This is an optimization exercise on Yosys and OpenROAD, whose aim is small area, not a production implementation. RTL that was checked went through simulation tests only; none was proved equivalent to the original. Some runs may be left out. An edit can pass the tests and still lose a function that they never use. Function not checked in runs 3 and 4: the RTL went through the layout flow alone.

==> run_1/metal_density.png <==
21 x 21 tiles, from white (low) to dark blue (high), scaled to the fullest tile. Values are wire area over tile area, all layers added.
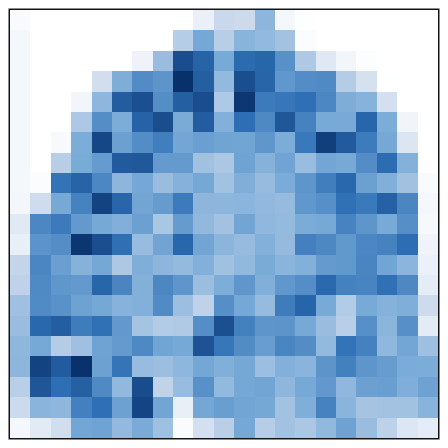
==> run_1/congestion.png <==
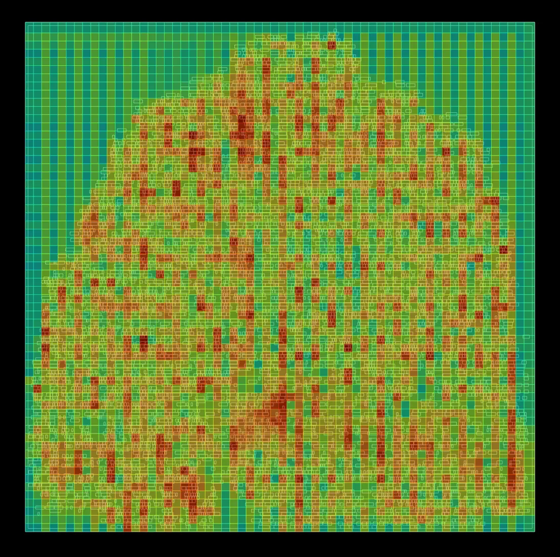
==> run_1/layer_met2.png <==
(1 px per um)
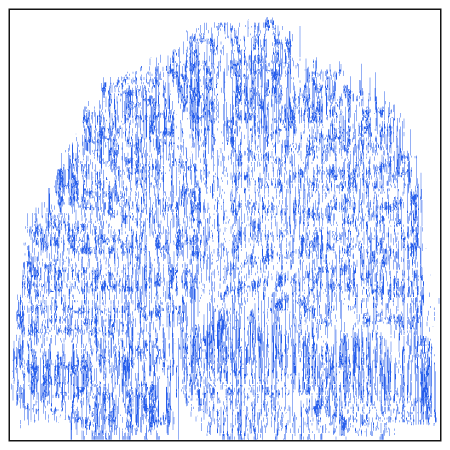
==> run_1/cell_density.png <==
21 x 21 tiles, from white (low) to dark blue (high), 0 to 100% covered.
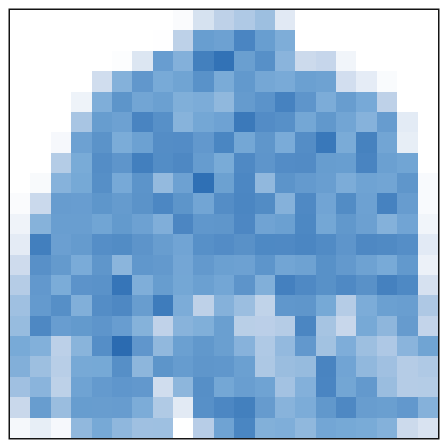
## design.v

```verilog
module  chen_cordic #(
    parameter ROTATE_TYPE = "ROTATE",   
    parameter DATABITS = 17,   
    parameter ITERATIONS = 16   
    )(
    input clk,
    input rst_n,
    input Validin,
    input signed [DATABITS-1:0] Xin,
    input signed [DATABITS-1:0] Yin,  
    input signed [17:0] Ain,
    output reg Validout,
    output reg signed [DATABITS-1:0] Xout,
    output reg signed [DATABITS-1:0] Yout,
    output reg signed [17:0] Aout
    );
    localparam pi = 18'sd102943;  
    localparam half_pi = 18'sd51471;   
    localparam K = 16'sb0100110110111010; 
    reg signed [DATABITS-1:0] xtemp,ytemp;
    reg signed [17:0] atemp;
generate
if (ROTATE_TYPE == "ROTATE") begin: Rotating
    always@(posedge clk)
    if(!rst_n)
        {xtemp,ytemp,atemp} <= 0;
    else if( Ain <= half_pi && Ain >= -half_pi)     
        begin
            xtemp <= Xin;
            ytemp <= Yin;
            atemp <= Ain;
        end
    else if( Ain > half_pi )
        begin
            xtemp <= -Xin;
            ytemp <= -Yin;
            atemp <= Ain - pi;
        end
    else if( Ain < -half_pi )
        begin
            xtemp <= -Xin;
            ytemp <= -Yin;
            atemp <= Ain + pi;
        end
end else if(ROTATE_TYPE == "VECTOR") begin : Vectoring
    always@(posedge clk)
    if(!rst_n)
        {xtemp,ytemp,atemp} <= 0;
    else if(Xin>=0)
        begin
            xtemp <= Xin;
            ytemp <= Yin;
            atemp <= 0;
        end
    else if( Xin < 0 && Yin >= 0 )   
        begin 
            xtemp <= -Xin;
            ytemp <= -Yin;
            atemp <= +pi;
        end
    else if( Xin < 0 && Yin < 0 )
        begin 
            xtemp <= -Xin;
            ytemp <= -Yin;
            atemp <= -pi;
        end
end
endgenerate
    wire [DATABITS-1:0] x[ITERATIONS:0];
    wire [DATABITS-1:0] y[ITERATIONS:0];
    wire [17:0] a[ITERATIONS:0];
    assign { x[0],y[0],a[0] } = {xtemp,ytemp,atemp};
    genvar i;
    generate for(i=0;i<=ITERATIONS-1;i=i+1) begin
      rotator #(
        .ROTATE_TYPE(ROTATE_TYPE),
        .ITERATE_INDEX(i),
        .DATABITS(DATABITS),
        .angle(angle(i))
      ) inst_rotator (clk,rst_n,x[i],y[i],a[i],x[i+1],y[i+1],a[i+1]);
    end 
    endgenerate
    reg [ITERATIONS:0] valid_temp;
    always@(posedge clk)
    if(~rst_n)
        valid_temp <= 0;
    else 
        valid_temp <= {valid_temp[ITERATIONS-1:0],Validin};
    reg Validout_reg;
    reg signed [DATABITS+16-1:0] Xout_reg,Yout_reg;
    reg signed [17:0] Aout_reg;
    always@(posedge clk)
    if(!rst_n)
        begin
            { Validout_reg,Xout_reg,Yout_reg,Aout_reg } <= 0;
            { Validout,Xout,Yout,Aout } <= 0;
        end
    else 
        begin
            Validout_reg <= valid_temp[ITERATIONS];
            Xout_reg <= K*$signed(x[ITERATIONS]);
            Yout_reg <= K*$signed(y[ITERATIONS]);
            Aout_reg <= a[ITERATIONS];
            if(Validout_reg)
                begin
                    Validout <= Validout_reg;
                    Xout <= Xout_reg[DATABITS+14:15];
                    Yout <= Yout_reg[DATABITS+14:15];
                    Aout <= Aout_reg;
                end
            else 
                { Validout,Xout,Yout,Aout } <= 0;
        end
function signed [18:0] angle;   
  input [3:0] i;
  begin
    case (i)
    4'b0000: angle = 18'd25736 ;    
    4'b0001: angle = 18'd15192;     
    4'b0010: angle = 18'd8027;      
    4'b0011: angle = 18'd4075;      
    4'b0100: angle = 18'd2045;      
    4'b0101: angle = 18'd1024;      
    4'b0110: angle = 18'd512;       
    4'b0111: angle = 18'd256;       
    4'b1000: angle = 18'd128;       
    4'b1001: angle = 18'd64;        
    4'b1010: angle = 18'd32;        
    4'b1011: angle = 18'd16;        
    4'b1100: angle = 18'd8;         
    4'b1101: angle = 18'd4;         
    4'b1110: angle = 18'd2;         
    4'b1111: angle = 18'd1;         
    endcase
  end
endfunction
endmodule
module rotator(clk,rst_n,xin,yin,ain,xout,yout,aout);
    parameter ROTATE_TYPE = "ROTATE";   
    parameter ITERATE_INDEX = 0;
    parameter DATABITS = 17;
    parameter signed [17:0] angle=0;
    input clk;
    input rst_n;
    input signed [DATABITS-1:0] xin,yin;
    input signed [17:0] ain;
    output reg signed [DATABITS-1:0] xout,yout;
    output reg signed [17:0] aout;
generate
    if (ROTATE_TYPE == "ROTATE") begin: Rotating
    always@(posedge clk)
    if(!rst_n)
        {xout,yout,aout} <= 0;
    else if(ain < 0)
        begin       
            xout <= xin + (yin>>>ITERATE_INDEX);
            yout <= yin - (xin>>>ITERATE_INDEX);
            aout <= ain + angle;
        end
    else 
        begin
            xout <= xin - (yin>>>ITERATE_INDEX);
            yout <= yin + (xin>>>ITERATE_INDEX);
            aout <= ain - angle;
        end
    end else if(ROTATE_TYPE == "VECTOR") begin : Vectoring
    always@(posedge clk)
    if(!rst_n)
        {xout,yout,aout} <= 0;
    else if(yin > 0)
        begin       
            xout <= xin + (yin>>>ITERATE_INDEX);
            yout <= yin - (xin>>>ITERATE_INDEX);
            aout <= ain + angle;
        end
    else 
        begin
            xout <= xin - (yin>>>ITERATE_INDEX);
            yout <= yin + (xin>>>ITERATE_INDEX);
            aout <= ain - angle;
        end
end
endgenerate
endmodule
```

## run.sh

```bash
#!/bin/bash
# synth_recipe.tcl (not shown) runs the flow's synth.tcl, then flattens the netlist and writes it again
# the make line also repeats each setting of config.mk as NAME=value (left out here)
make -C /OpenROAD-flow-scripts/flow DESIGN_CONFIG=/design/flow/config.mk WORK_HOME=/design/flow/orfs CLKGATE_MAP_FILE= SYNTH_SCRIPT=/design/flow/synth_recipe.tcl finish
```

## config.mk

```make
export PLATFORM = sky130hd
export DESIGN_NAME = chen_cordic
export DESIGN_NICKNAME = chen_cordic
export VERILOG_FILES = /design/flow/design.v
export SDC_FILE = /design/flow/constraint.sdc
export NUM_CORES = 4
export LEC_CHECK = 0
export CAP_MARGIN = 20
export CORE_MARGIN = 2
export CORE_UTILIZATION = 40
export SLEW_MARGIN = 20
```

## constraint.sdc

```tcl
create_clock -name core_clock -period 6.5 [get_ports {clk}]
set_input_delay 1.3000 -clock core_clock [delete_from_list [all_inputs] [get_ports {clk}]]
set_output_delay 1.3000 -clock core_clock [all_outputs]
set_load 0.01 [all_outputs]
```

==> results.yml, run 1 <==
run_status:
  outcome: "no timing/DRC/antenna violations"
layout:
  top_regs: "genblk2.inst_rotator.aout: 288 flops, genblk2.inst_rotator.xout: 272 flops, genblk2.inst_rotator.yout: 271 flops"
  layout.nets: 9812
  multi_input_area_um2: 48600
  num-multi-input-gates: 6375
worst_setup_path:
  critical_path_class: "reg2reg"
  arrival_ns: 6.77
  cp_max_fo: 5
hold_path:
  hold_end: "genblk2[6].inst_rotator.aout[7]"
floorplan:
  io_pins: 108
  rows: 156
  taps: 2370
synth:
  synth_nets: 9749
  muxShareOfSynthArea: 0.0101
  yosysWarnings: 17
  synth.most_common_cell: "nor2_1"
  synth_cell_types: 69
clock_network:
  cts-htree-levels: 3
  clkTransAtPathRegs_ns: 0.06
  ctsHoldBuffers: 0
  cts-resized-gates: 0
  cts.sinks: 1006
detailed_routing:
  drc: 0
placed_design:
  place_inst: 10700
global_route:
  grt.overflow.total: 0
timing:
  setup_viol: 0
Notes on metal_density.png above:
fullest tile: 0.31
tiles over half the peak: 47%
emptiest ninth of the die: upper left
nearly empty tiles: 13%
mean over tiles: 0.14

Notes on congestion.png above:
grt met2 use: 0.319
post-DR wirelength/cell: 15.2 um

Notes on layer_met2.png above:
nets with wire on the layer: 8,391
share of all routed wire: 49%

Notes on cell_density.png above:
densest ninth of the die: center
mean over tiles: 42%
tiles over 75% full: 0.20%

==> run_1/layer_met1.png <==
(1.5 px per um) Supply wires on this layer in gray.
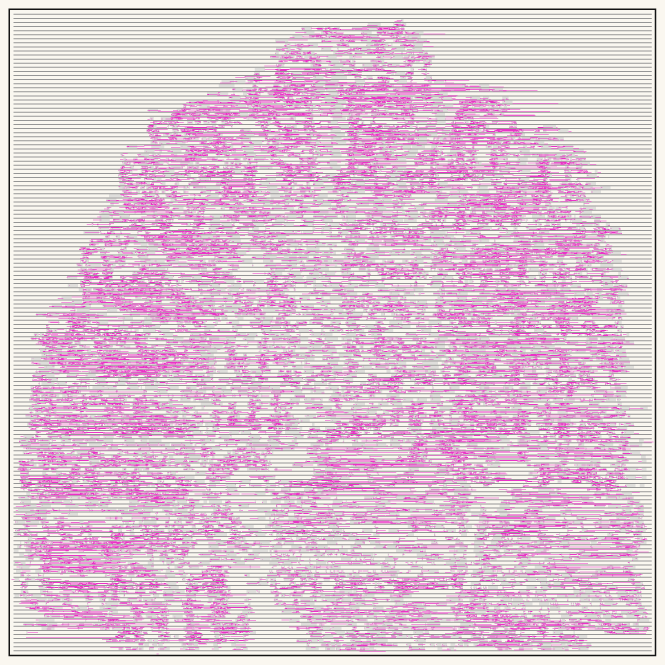

## Run 2: files that changed since run 1, shown whole
==> design.v <==
module chen_cordic #(
    parameter ROTATE_TYPE = "ROTATE",
    parameter DATABITS = 17,
    parameter ITERATIONS = 16
)(
    input clk,
    input rst_n,
    input Validin,
    input signed [DATABITS-1:0] Xin,
    input signed [DATABITS-1:0] Yin,
    input signed [17:0] Ain,
    output Validout,
    output signed [DATABITS-1:0] Xout,
    output signed [DATABITS-1:0] Yout,
    output signed [17:0] Aout
);
    reg [8:0] vld;
    always @(posedge clk)
        if (!rst_n) vld <= 0;
        else vld <= {vld[7:0], Validin};
    assign Validout = vld[8];
    wire hi = $signed(Ain) > 18'sd51471;
    wire lo = $signed(Ain) < -18'sd51471;
    wire neg = hi | lo;
    wire hp = $signed(Ain) >= 18'sd102943;
    wire p_0 = neg ? (lo | hp) : ~Ain[17];
    wire [17:0] c0 = hi ? (p_0 ? -18'sd102943-18'sd25736 : -18'sd102943+18'sd25736) : lo ? (18'sd102943-18'sd25736) : Ain[17] ? 18'sd25736 : -18'sd25736;
    wire [17:0] a1f = Ain + c0;
    wire [15:0] a1 = a1f[15:0];
    wire signed [16:0] xq = neg ? -Xin : Xin;
    wire signed [16:0] yq = neg ? -Yin : Yin;
    wire signed [16:0] x1 = p_0 ? xq - ($signed(yq) >>> 0) : xq + ($signed(yq) >>> 0);
    wire signed [16:0] y1 = ~p_0 ? yq - ($signed(xq) >>> 0) : yq + ($signed(xq) >>> 0);
    reg signed [16:0] xr1;
    always @(posedge clk) xr1 <= x1;
    reg signed [16:0] yr1;
    always @(posedge clk) yr1 <= y1;
    reg signed [15:0] ar1;
    always @(posedge clk) ar1 <= a1;
    wire p_1 = ~ar1[15];
    wire [14:0] a2 = p_1 ? ar1 - 15192 : ar1 + 15192;
    wire signed [16:0] x2 = p_1 ? xr1 - ($signed(yr1) >>> 1) : xr1 + ($signed(yr1) >>> 1);
    wire signed [16:0] y2 = ~p_1 ? yr1 - ($signed(xr1) >>> 1) : yr1 + ($signed(xr1) >>> 1);
    reg signed [16:0] xr2;
    always @(posedge clk) xr2 <= x2;
    reg signed [16:0] yr2;
    always @(posedge clk) yr2 <= y2;
    reg signed [14:0] ar2;
    always @(posedge clk) ar2 <= a2;
    wire p_2 = ~ar2[14];
    wire [13:0] a3 = p_2 ? ar2 - 8027 : ar2 + 8027;
    wire signed [16:0] x3 = p_2 ? xr2 - ($signed(yr2) >>> 2) : xr2 + ($signed(yr2) >>> 2);
    wire signed [16:0] y3 = ~p_2 ? yr2 - ($signed(xr2) >>> 2) : yr2 + ($signed(xr2) >>> 2);
    wire p_3 = ~a3[13];
    wire [12:0] a4 = p_3 ? a3 - 4075 : a3 + 4075;
    wire signed [16:0] x4 = p_3 ? x3 - ($signed(y3) >>> 3) : x3 + ($signed(y3) >>> 3);
    wire signed [16:0] y4 = ~p_3 ? y3 - ($signed(x3) >>> 3) : y3 + ($signed(x3) >>> 3);
    reg signed [16:0] xr4;
    always @(posedge clk) xr4 <= x4;
    reg signed [16:0] yr4;
    always @(posedge clk) yr4 <= y4;
    reg signed [12:0] ar4;
    always @(posedge clk) ar4 <= a4;
    wire p_4 = ~ar4[12];
    wire [11:0] a5 = p_4 ? ar4 - 2045 : ar4 + 2045;
    wire signed [16:0] x5 = p_4 ? xr4 - ($signed(yr4) >>> 4) : xr4 + ($signed(yr4) >>> 4);
    wire signed [16:0] y5 = ~p_4 ? yr4 - ($signed(xr4) >>> 4) : yr4 + ($signed(xr4) >>> 4);
    wire p_5 = ~a5[11];
    wire signed [16:0] x6 = p_5 ? x5 - ($signed(y5) >>> 5) : x5 + ($signed(y5) >>> 5);
    wire signed [16:0] y6 = ~p_5 ? y5 - ($signed(x5) >>> 5) : y5 + ($signed(x5) >>> 5);
    reg signed [16:0] xr6;
    always @(posedge clk) xr6 <= x6;
    reg signed [16:0] yr6;
    always @(posedge clk) yr6 <= y6;
    reg [11:0] ar6;
    always @(posedge clk) ar6 <= a5;
    wire p_6 = ar6[10];
    wire signed [16:0] x7 = p_6 ? xr6 - ($signed(yr6) >>> 6) : xr6 + ($signed(yr6) >>> 6);
    wire signed [16:0] y7 = ~p_6 ? yr6 - ($signed(xr6) >>> 6) : yr6 + ($signed(xr6) >>> 6);
    wire p_7 = ar6[9];
    wire signed [16:0] x8 = p_7 ? x7 - ($signed(y7) >>> 7) : x7 + ($signed(y7) >>> 7);
    wire signed [16:0] y8 = ~p_7 ? y7 - ($signed(x7) >>> 7) : y7 + ($signed(x7) >>> 7);
    reg signed [16:0] xr8;
    always @(posedge clk) xr8 <= x8;
    reg signed [16:0] yr8;
    always @(posedge clk) yr8 <= y8;
    reg [11:0] ar8;
    always @(posedge clk) ar8 <= ar6;
    wire p_8 = ar8[8];
    wire signed [16:0] x9 = p_8 ? xr8 - ($signed(yr8) >>> 8) : xr8 + ($signed(yr8) >>> 8);
    wire signed [16:0] y9 = ~p_8 ? yr8 - ($signed(xr8) >>> 8) : yr8 + ($signed(xr8) >>> 8);
    wire p_9 = ar8[7];
    wire signed [16:0] x10 = p_9 ? x9 - ($signed(y9) >>> 9) : x9 + ($signed(y9) >>> 9);
    wire signed [16:0] y10 = ~p_9 ? y9 - ($signed(x9) >>> 9) : y9 + ($signed(x9) >>> 9);
    reg signed [16:0] xr10;
    always @(posedge clk) xr10 <= x10;
    reg signed [16:0] yr10;
    always @(posedge clk) yr10 <= y10;
    reg [11:0] ar10;
    always @(posedge clk) ar10 <= ar8;
    wire p_10 = ar10[6];
    wire signed [16:0] x11 = p_10 ? xr10 - ($signed(yr10) >>> 10) : xr10 + ($signed(yr10) >>> 10);
    wire signed [16:0] y11 = ~p_10 ? yr10 - ($signed(xr10) >>> 10) : yr10 + ($signed(xr10) >>> 10);
    wire p_11 = ar10[5];
    wire signed [16:0] x12 = p_11 ? x11 - ($signed(y11) >>> 11) : x11 + ($signed(y11) >>> 11);
    wire signed [16:0] y12 = ~p_11 ? y11 - ($signed(x11) >>> 11) : y11 + ($signed(x11) >>> 11);
    reg signed [16:0] xr12;
    always @(posedge clk) xr12 <= x12;
    reg signed [16:0] yr12;
    always @(posedge clk) yr12 <= y12;
    reg [11:0] ar12;
    always @(posedge clk) ar12 <= ar10;
    wire p_12 = ar12[4];
    wire signed [16:0] x13 = p_12 ? xr12 - ($signed(yr12) >>> 12) : xr12 + ($signed(yr12) >>> 12);
    wire signed [16:0] y13 = ~p_12 ? yr12 - ($signed(xr12) >>> 12) : yr12 + ($signed(xr12) >>> 12);
    wire p_13 = ar12[3];
    wire signed [16:0] x14 = p_13 ? x13 - ($signed(y13) >>> 13) : x13 + ($signed(y13) >>> 13);
    wire signed [16:0] y14 = ~p_13 ? y13 - ($signed(x13) >>> 13) : y13 + ($signed(x13) >>> 13);
    reg signed [16:0] xr14;
    always @(posedge clk) xr14 <= x14;
    reg signed [16:0] yr14;
    always @(posedge clk) yr14 <= y14;
    reg [11:0] ar14;
    always @(posedge clk) ar14 <= ar12;
    wire p_14 = ar14[2];
    wire signed [16:0] x15 = p_14 ? xr14 - ($signed(yr14) >>> 14) : xr14 + ($signed(yr14) >>> 14);
    wire signed [16:0] y15 = ~p_14 ? yr14 - ($signed(xr14) >>> 14) : yr14 + ($signed(xr14) >>> 14);
    wire p_15 = ar14[1];
    wire signed [16:0] x16 = p_15 ? x15 - ($signed(y15) >>> 15) : x15 + ($signed(y15) >>> 15);
    wire signed [16:0] y16 = ~p_15 ? y15 - ($signed(x15) >>> 15) : y15 + ($signed(x15) >>> 15);
    reg signed [16:0] xr16;
    always @(posedge clk) xr16 <= x16;
    reg signed [16:0] yr16;
    always @(posedge clk) yr16 <= y16;
    reg [0:0] ar16;
    always @(posedge clk) ar16 <= ar14[0];
    assign Aout = {18{~ar16}};
    wire signed [32:0] mx_e = $signed(xr16);
    wire signed [32:0] mx_p = (mx_e <<< 14) + (mx_e <<< 12) - (mx_e <<< 9) - (mx_e <<< 6) - (mx_e <<< 3) + (mx_e <<< 1);
    wire signed [32:0] my_e = $signed(yr16);
    wire signed [32:0] my_p = (my_e <<< 14) + (my_e <<< 12) - (my_e <<< 9) - (my_e <<< 6) - (my_e <<< 3) + (my_e <<< 1);
    assign Xout = mx_p[31:15];
    assign Yout = my_p[31:15];
endmodule
==> run_2/layer_met1.png <==
(2 px per um) Supply wires on this layer in gray.
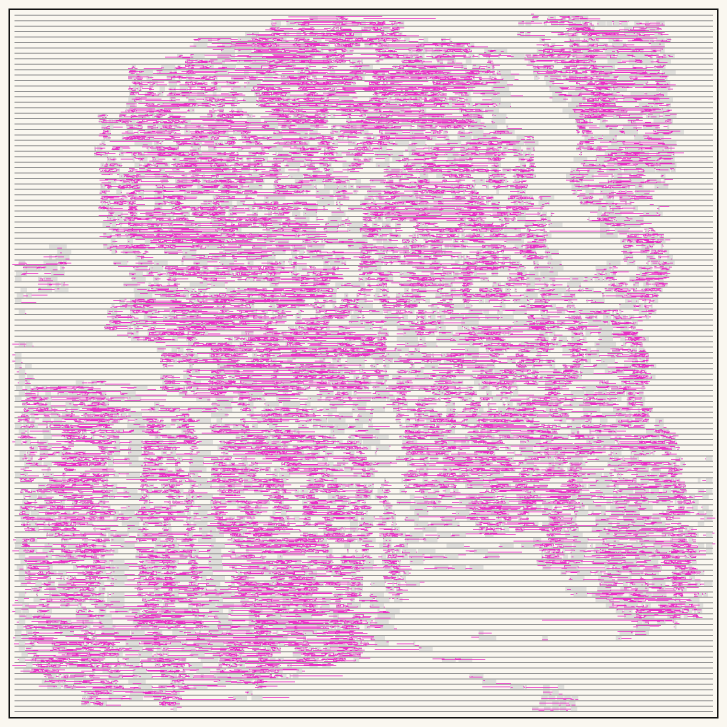
longest straight run: 64.9 um
main direction: horizontal
wire length on this layer: 59.0 mm
nets with wire on the layer: 6,819

==> run_2/worst_path.png <==
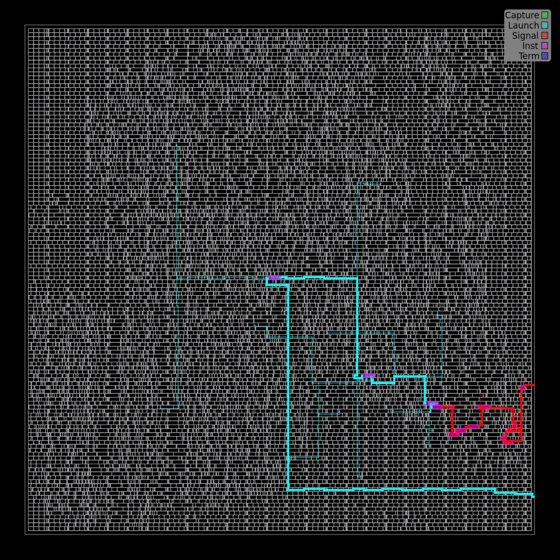
Sum Neg Setup Slack: 0 ns
Finished Layout Cells: 7,845

==> run 2 against run 1 <==
Net effect:
- maximum frequency down 2.7%
- clock skew grew 0.0020 ns
- via count shrank 25%
- synthesized area fell by 33%
- die area down 32%
- design area down 32%
- largest cell class unchanged
- synthesized cell count shrank 29%
- first-iteration DRC count fell by 7.1%
- core utilization grew 0.57 points
- sequential cell count fell by 612
==> results.yml, run 2 <==
layout:
  diodes: 0
  layout.nets: 7179
  multi_input_area_um2: 39200
  num-multi-input-gates: 4990
  num-nonclk-inverters: 488
  design.seq.count: 394
detailed_routing:
  wire_per_inst_um: 16.0
  ant_nets: 0
  drc: 0
  viasPerCell: 5.34
timing:
  skew_ns: 0.0270
  setup_viol: 0
  period_minus_slack_ns: 6.33
  setup_slack_ns: 0.173
  slew_viol_final: 0
  fmax_ghz: 0.158
clock_network:
  ctsHoldBuffers: 0
  clk_path_buf_depth: 3
  cts-htree-levels: 2
  clkTransAtPathRegs_ns: 0.06
  cts.sinks: 394
  cts-resized-gates: 53
synth:
  muxShareOfSynthArea: 0.0146
  synth.most_common_cell: "ha_1"
  synth_cell_types: 94
  yosysWarnings: 1
  synth_nets: 6963
  synthAdderAreaFrac: 0.265
worst_setup_path:
  arrival_ns: 5.03
  cp_max_fo: 4
  critical_path_class: "reg2out"
  rr_startpoint: "yr12[13]"
floorplan:
  io_pins: 108
  coreArea_um2: 122000
  taps: 1625
  rows: 128
run_status:
  outcome: "no timing/DRC/antenna violations"
placed_design:
  dp_hpwl_mm: 105
  place_inst: 7739
  place_ws_ns: -0.0930
global_route:
  busiest_layer: "met2"
  met2_usage: 0.342
  grt.overflow.total: 0
hold_path:
  hold_end: "ar10[4]"
  holdPathStages: 0
==> run_2/metal_density.png <==
(1 px per um) 35 x 35 tiles, from white (low) to dark blue (high), scaled to the fullest tile. Values are wire area over tile area, all layers added.
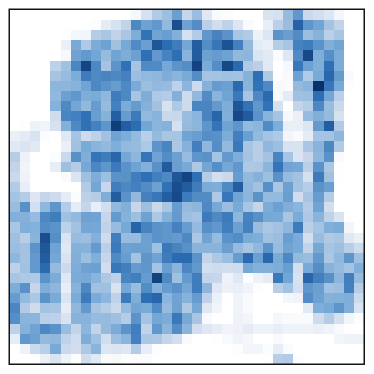
fullest tile: 0.44
densest ninth of the die: center
nearly empty tiles: 17%
tiles over half the peak: 32%

==> run_2/congestion.png <==
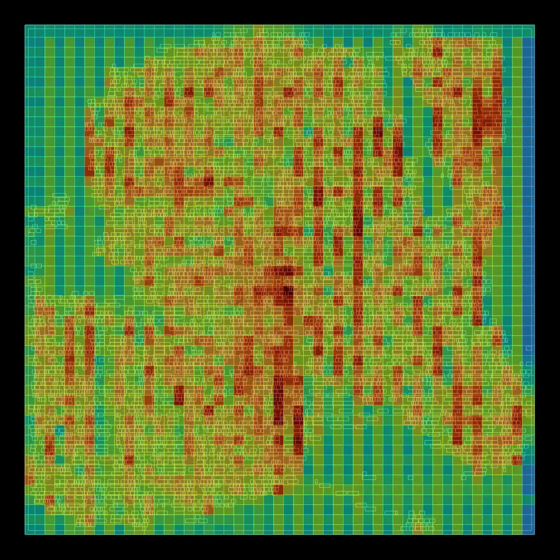

## Run 3: large edit since run 2, in outline
design.v: 144 -> 4309 lines; modules unchanged: 0
  chen_cordic: edited, 144 -> 4267 lines
  wm4: new, 4 lines
  wm6: new, 7 lines
  wm8: new, 4 lines
  wm11: new, 3 lines
  wm13: new, 4 lines
  wm16: new, 3 lines
  cfa: new, 4 lines
  cao: new, 3 lines
  hbit: new, 6 lines
  cha: new, 4 lines
==> module cao as of run 3 <==
module cao(input g, input p, input c, output co);
    assign co = g | (p & c);
endmodule
==> module wm11 as of run 3 <==
module wm11(input [27:0] i, output [13:0] o);
    assign o = i[13:0] + i[27:14];
endmodule
==> module cfa as of run 3 <==
module cfa(input a, input b, input c, output s, output co);
    assign s = a ^ b ^ c;
    assign co = (a & b) | (a & c) | (b & c);
endmodule
==> module wm6 as of run 3 <==
module wm6(input [20:0] i, output [15:0] o);
    wire [17:0] v = i[17:0];
    wire hi = i[18], lo = i[19], p0 = i[20];
    wire [17:0] c0 = hi ? (p0 ? -18'sd102943-18'sd25736 : -18'sd102943+18'sd25736) : lo ? (18'sd102943-18'sd25736) : v[17] ? 18'sd25736 : -18'sd25736;
    wire [17:0] sum = v + c0;
    assign o = sum[15:0];
endmodule
==> module wm16 as of run 3 <==
module wm16(input [23:0] i, output [11:0] o);
    assign o = i[11:0] + i[23:12];
endmodule
==> module wm13 as of run 3 <==
module wm13(input [13:0] i, output [1:0] o);
    wire signed [13:0] v = i;
    assign o = {v >= -14'sd4075, v >= 14'sd4075};
endmodule
==> module wm4 as of run 3 <==
module wm4(input [17:0] i, output [3:0] o);
    wire signed [17:0] v = i;
    assign o = {1'b0, v >= 18'sd102943, v < -18'sd51471, v > 18'sd51471};
endmodule
==> module wm8 as of run 3 <==
module wm8(input [15:0] i, output [1:0] o);
    wire signed [15:0] v = i;
    assign o = {v >= -16'sd15192, v >= 16'sd15192};
endmodule
==> module cha as of run 3 <==
module cha(input a, input b, output s, output co);
    assign s = a ^ b;
    assign co = a & b;
endmodule
==> module hbit as of run 3 <==
module hbit(input a, input b, input c, output s, output co);
    wire p, g;
    cha u (.a(a), .b(b), .s(p), .co(g));
    cao v (.g(g), .p(p), .c(c), .co(co));
    assign s = p ^ c;
endmodule
==> flow/run.sh (new file) <==
#!/bin/bash
# The standard layout (standard.sh, all steps), with one change: the buffer that
# placement puts on every input and output port is a plain sky130_fd_sc_hd__buf_1 instead of
# the cell buffer_ports picks by itself (a 10 um2 delay buffer). Every port still gets its buffer.
set -euo pipefail
export BUFFER_PORTS_ARGS="-buffer_cell sky130_fd_sc_hd__buf_1"
bash standard.sh > standard.log 2>&1
==> standard.sh (new file) <==
#!/bin/bash
# synth_recipe.tcl (not shown) runs the flow's synth.tcl, then flattens the netlist and writes it again
# the make line also repeats each setting of config.mk as NAME=value (left out here)
make -C /OpenROAD-flow-scripts/flow DESIGN_CONFIG=/design/flow/config.mk WORK_HOME=/design/flow/orfs CLKGATE_MAP_FILE= SYNTH_SCRIPT=/design/flow/synth_recipe.tcl "${@:-finish}"
--- a/config.mk
+++ b/config.mk
@@ -8,4 +8,9 @@
 export CAP_MARGIN = 20
 export CORE_MARGIN = 2
-export CORE_UTILIZATION = 40
+export CORE_UTILIZATION = 70
+export CTS_BUF_LIST = sky130_fd_sc_hd__clkbuf_8
+export CTS_CLUSTER_DIAMETER = 60
+export CTS_CLUSTER_SIZE = 20
 export SLEW_MARGIN = 20
+export SYNTH_HIERARCHICAL = 1
+export SYNTH_MINIMUM_KEEP_SIZE = 0
removed: run.sh
==> run_3/congestion.png <==
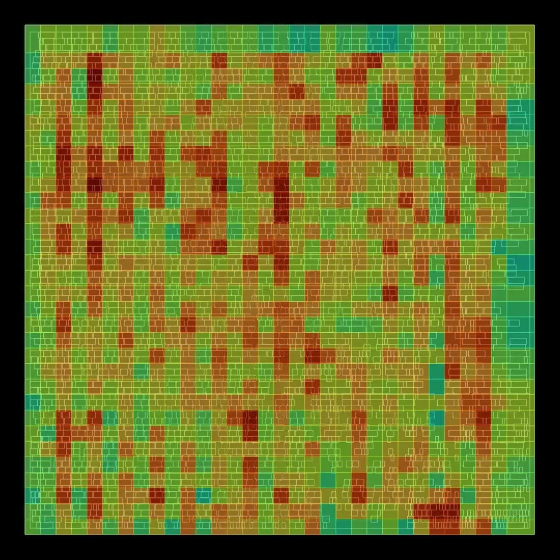
GRT Resource Usage Total: 0.261
GR Layer Usage met1: 0.320
Final Util: 0.756

==> run_3/layer_met2.png <==
(1.5 px per um)
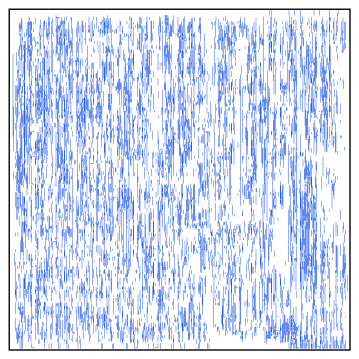
nets with wire on the layer: 3,601
main direction: vertical
wire length on this layer: 32.8 mm
share of all routed wire: 51%
longest straight run: 87.7 um

==> run 3 against run 2 <==
Net effect:
- via count fell by 49%
- critical path depth grew 14
- register-to-register slack got worse by 0.19 ns
- first-iteration DRC count fell by 68%
- routed wire length shrank 48%
==> results.yml, run 3 <==
layout:
  num-multi-input-gates: 2494
  design.seq.count: 439
  fin_cells: 3946
  num-nonclk-inverters: 115
  diodes: 1
timing:
  fmax_ghz: 0.156
  slew_viol_final: 0
  setup_viol: 0
  fin_setup_tns_ns: 0
  setup_slack_ns: 0.104
  period_minus_slack_ns: 6.40
clock_network:
  clk_path_buf_depth: 3
  clkTransAtPathRegs_ns: 0.11
  cts-htree-levels: 2
  ctsHoldBuffers: 0
  cts.sinks: 439
  cts-resized-gates: 1
run_status:
  outcome: "no timing/DRC/antenna violations"
floorplan:
  io_pins: 108
  taps: 664
  rows: 81
  coreArea_um2: 48800
synth:
  yosysWarnings: 7
detailed_routing:
  wire_per_inst_um: 16.4
  drc: 0
  ant_nets: 0
hold_path:
  hold_end: "r4_n16_w_2"
worst_setup_path:
  arrival_ns: 6.97
  cp_max_fo: 4
  rr_startpoint: "r3_n474_y"
global_route:
  met2_usage: 0.480
  grt.overflow.total: 0
placed_design:
  place_ws_ns: 0.0244
  place_inst: 3864
==> run_3/layer_met1.png <==
(3 px per um) Supply wires on this layer in gray.
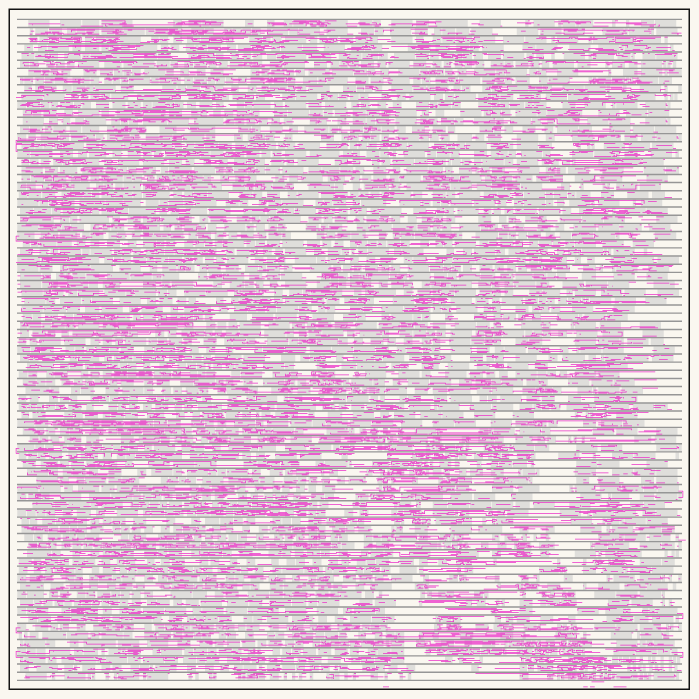
main direction: horizontal
wire length on this layer: 28.6 mm
nets with wire on the layer: 3,904

==> run_3/metal_density.png <==
(1.5 px per um) 23 x 23 tiles, from white (low) to dark blue (high), scaled to the fullest tile. Values are wire area over tile area, all layers added.
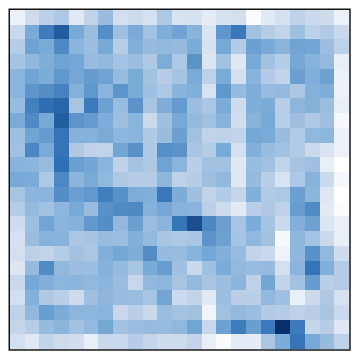

## Run 4: large edit since run 3, in outline
design.v: 4309 -> 4602 lines; modules unchanged: 4
  chen_cordic: edited, 4267 -> 4585 lines
  removed: wm4, wm6, wm8, wm11, wm13, wm16
==> run_4/metal_density.png <==
(1.5 px per um) 22 x 22 tiles, from white (low) to dark blue (high), scaled to the fullest tile. Values are wire area over tile area, all layers added.
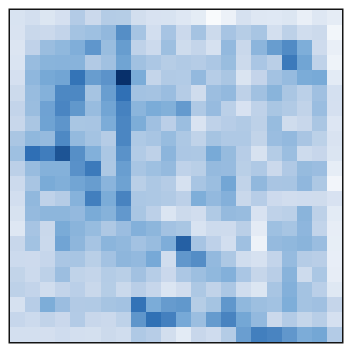
fullest tile: 0.51
tiles over half the peak: 14%
mean over tiles: 0.18
densest ninth of the die: middle left

==> run_4/worst_path.png <==
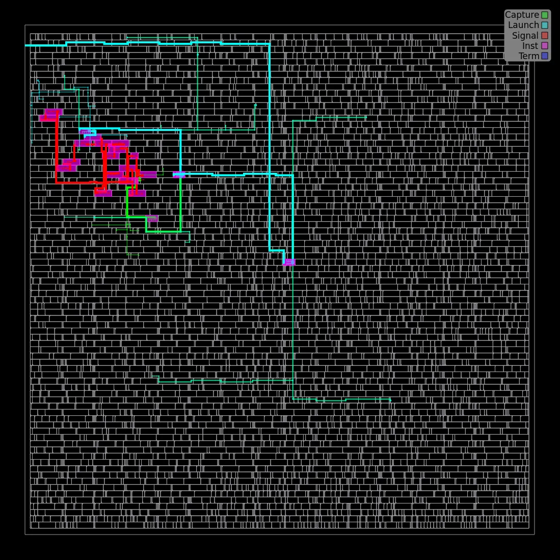
fin worst setup slack: 0.111 ns
Final Util: 0.762

==> run_4/cell_density.png <==
(1.5 px per um) 22 x 22 tiles, from white (low) to dark blue (high), 0 to 100% covered.
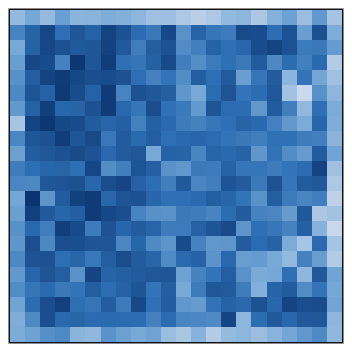
fullest tile: 98%
mean over tiles: 71%
tiles over 75% full: 49%

==> run 4 against run 3 <==
Net effect:
- core utilization rose by 0.56 points
- non-clock buffer count grew 18
- via count decreased by 20%
- clock-buffer cell count grew 5
- still clean on timing, DRC and antenna
- synthesized area is 4.3% lower
- routed wire length down 13%
- clock skew shrank 0.0022 ns
==> results.yml, run 4 <==
clock_network:
  clkTransAtPathRegs_ns: 0.11
  ctsHoldBuffers: 0
  clk_path_buf_depth: 3
  cts.sinks: 544
  cts-resized-gates: 3
synth:
  yosysWarnings: 7
placed_design:
  place_ws_ns: 0.0243
layout:
  fin_cells: 3268
  num-multi-input-gates: 1759
  num-nonclk-inverters: 101
  diodes: 0
global_route:
  grt.overflow.total: 0
  use_met1: 0.310
  met2_usage: 0.441
  grt.total_usage: 0.244
timing:
  fmax_ghz: 0.157
  setup_viol: 0
  slew_viol_final: 0
  period_minus_slack_ns: 6.39
  fin_setup_tns_ns: 0
floorplan:
  taps: 607
  io_pins: 108
  rows: 79
  coreArea_um2: 46600
worst_setup_path:
  rr_startpoint: "r4_n472_s"
detailed_routing:
  wire_per_inst_um: 17.2
  drc: 0
run_status:
  outcome: "no timing/DRC/antenna violations"
hold_path:
  hold_end: "r5_n51_s"

what the ideal ports hide:
How much do the figures lean on ideal ports? The routed layouts below were timed once more, with nothing changed but the port constraints. Step 1 sets driving cells, clkbuf_16 on the clock port and buf_2 on the other inputs (assumed; they add their load-dependent delay and slew). Step 2 adds t to the input delays and takes it off the output delays; t is the mean of the earliest and latest rising clock arrival at the registers after step 1. Input paths then give back, and output paths get back, about the clock's delay inside the block. Slacks: ideal / step 1 / step 2; pairs: ideal / step 1.
| run | t, ns | setup WS [ns] | slew at the worst register clock pin (ns) |
|---|---|---|---|
| run 1 | 0.815 | 0.346 / 0.346 / 0.346 | 0.07 / 0.07 |
| run 2 | 0.702 | 0.173 / 0.099 / 0.120 | 0.07 / 0.07 |
| run 3 | 0.697 | 0.104 / 0.104 / 0.104 | 0.12 / 0.12 |
| run 4 | 0.696 | 0.111 / 0.111 / 0.095 | 0.12 / 0.12 |
After both steps setup and hold are still met in every run listed. The setup slack of run 2, which loses most, moves by -0.074 ns with the drivers and by -0.053 ns with both steps.
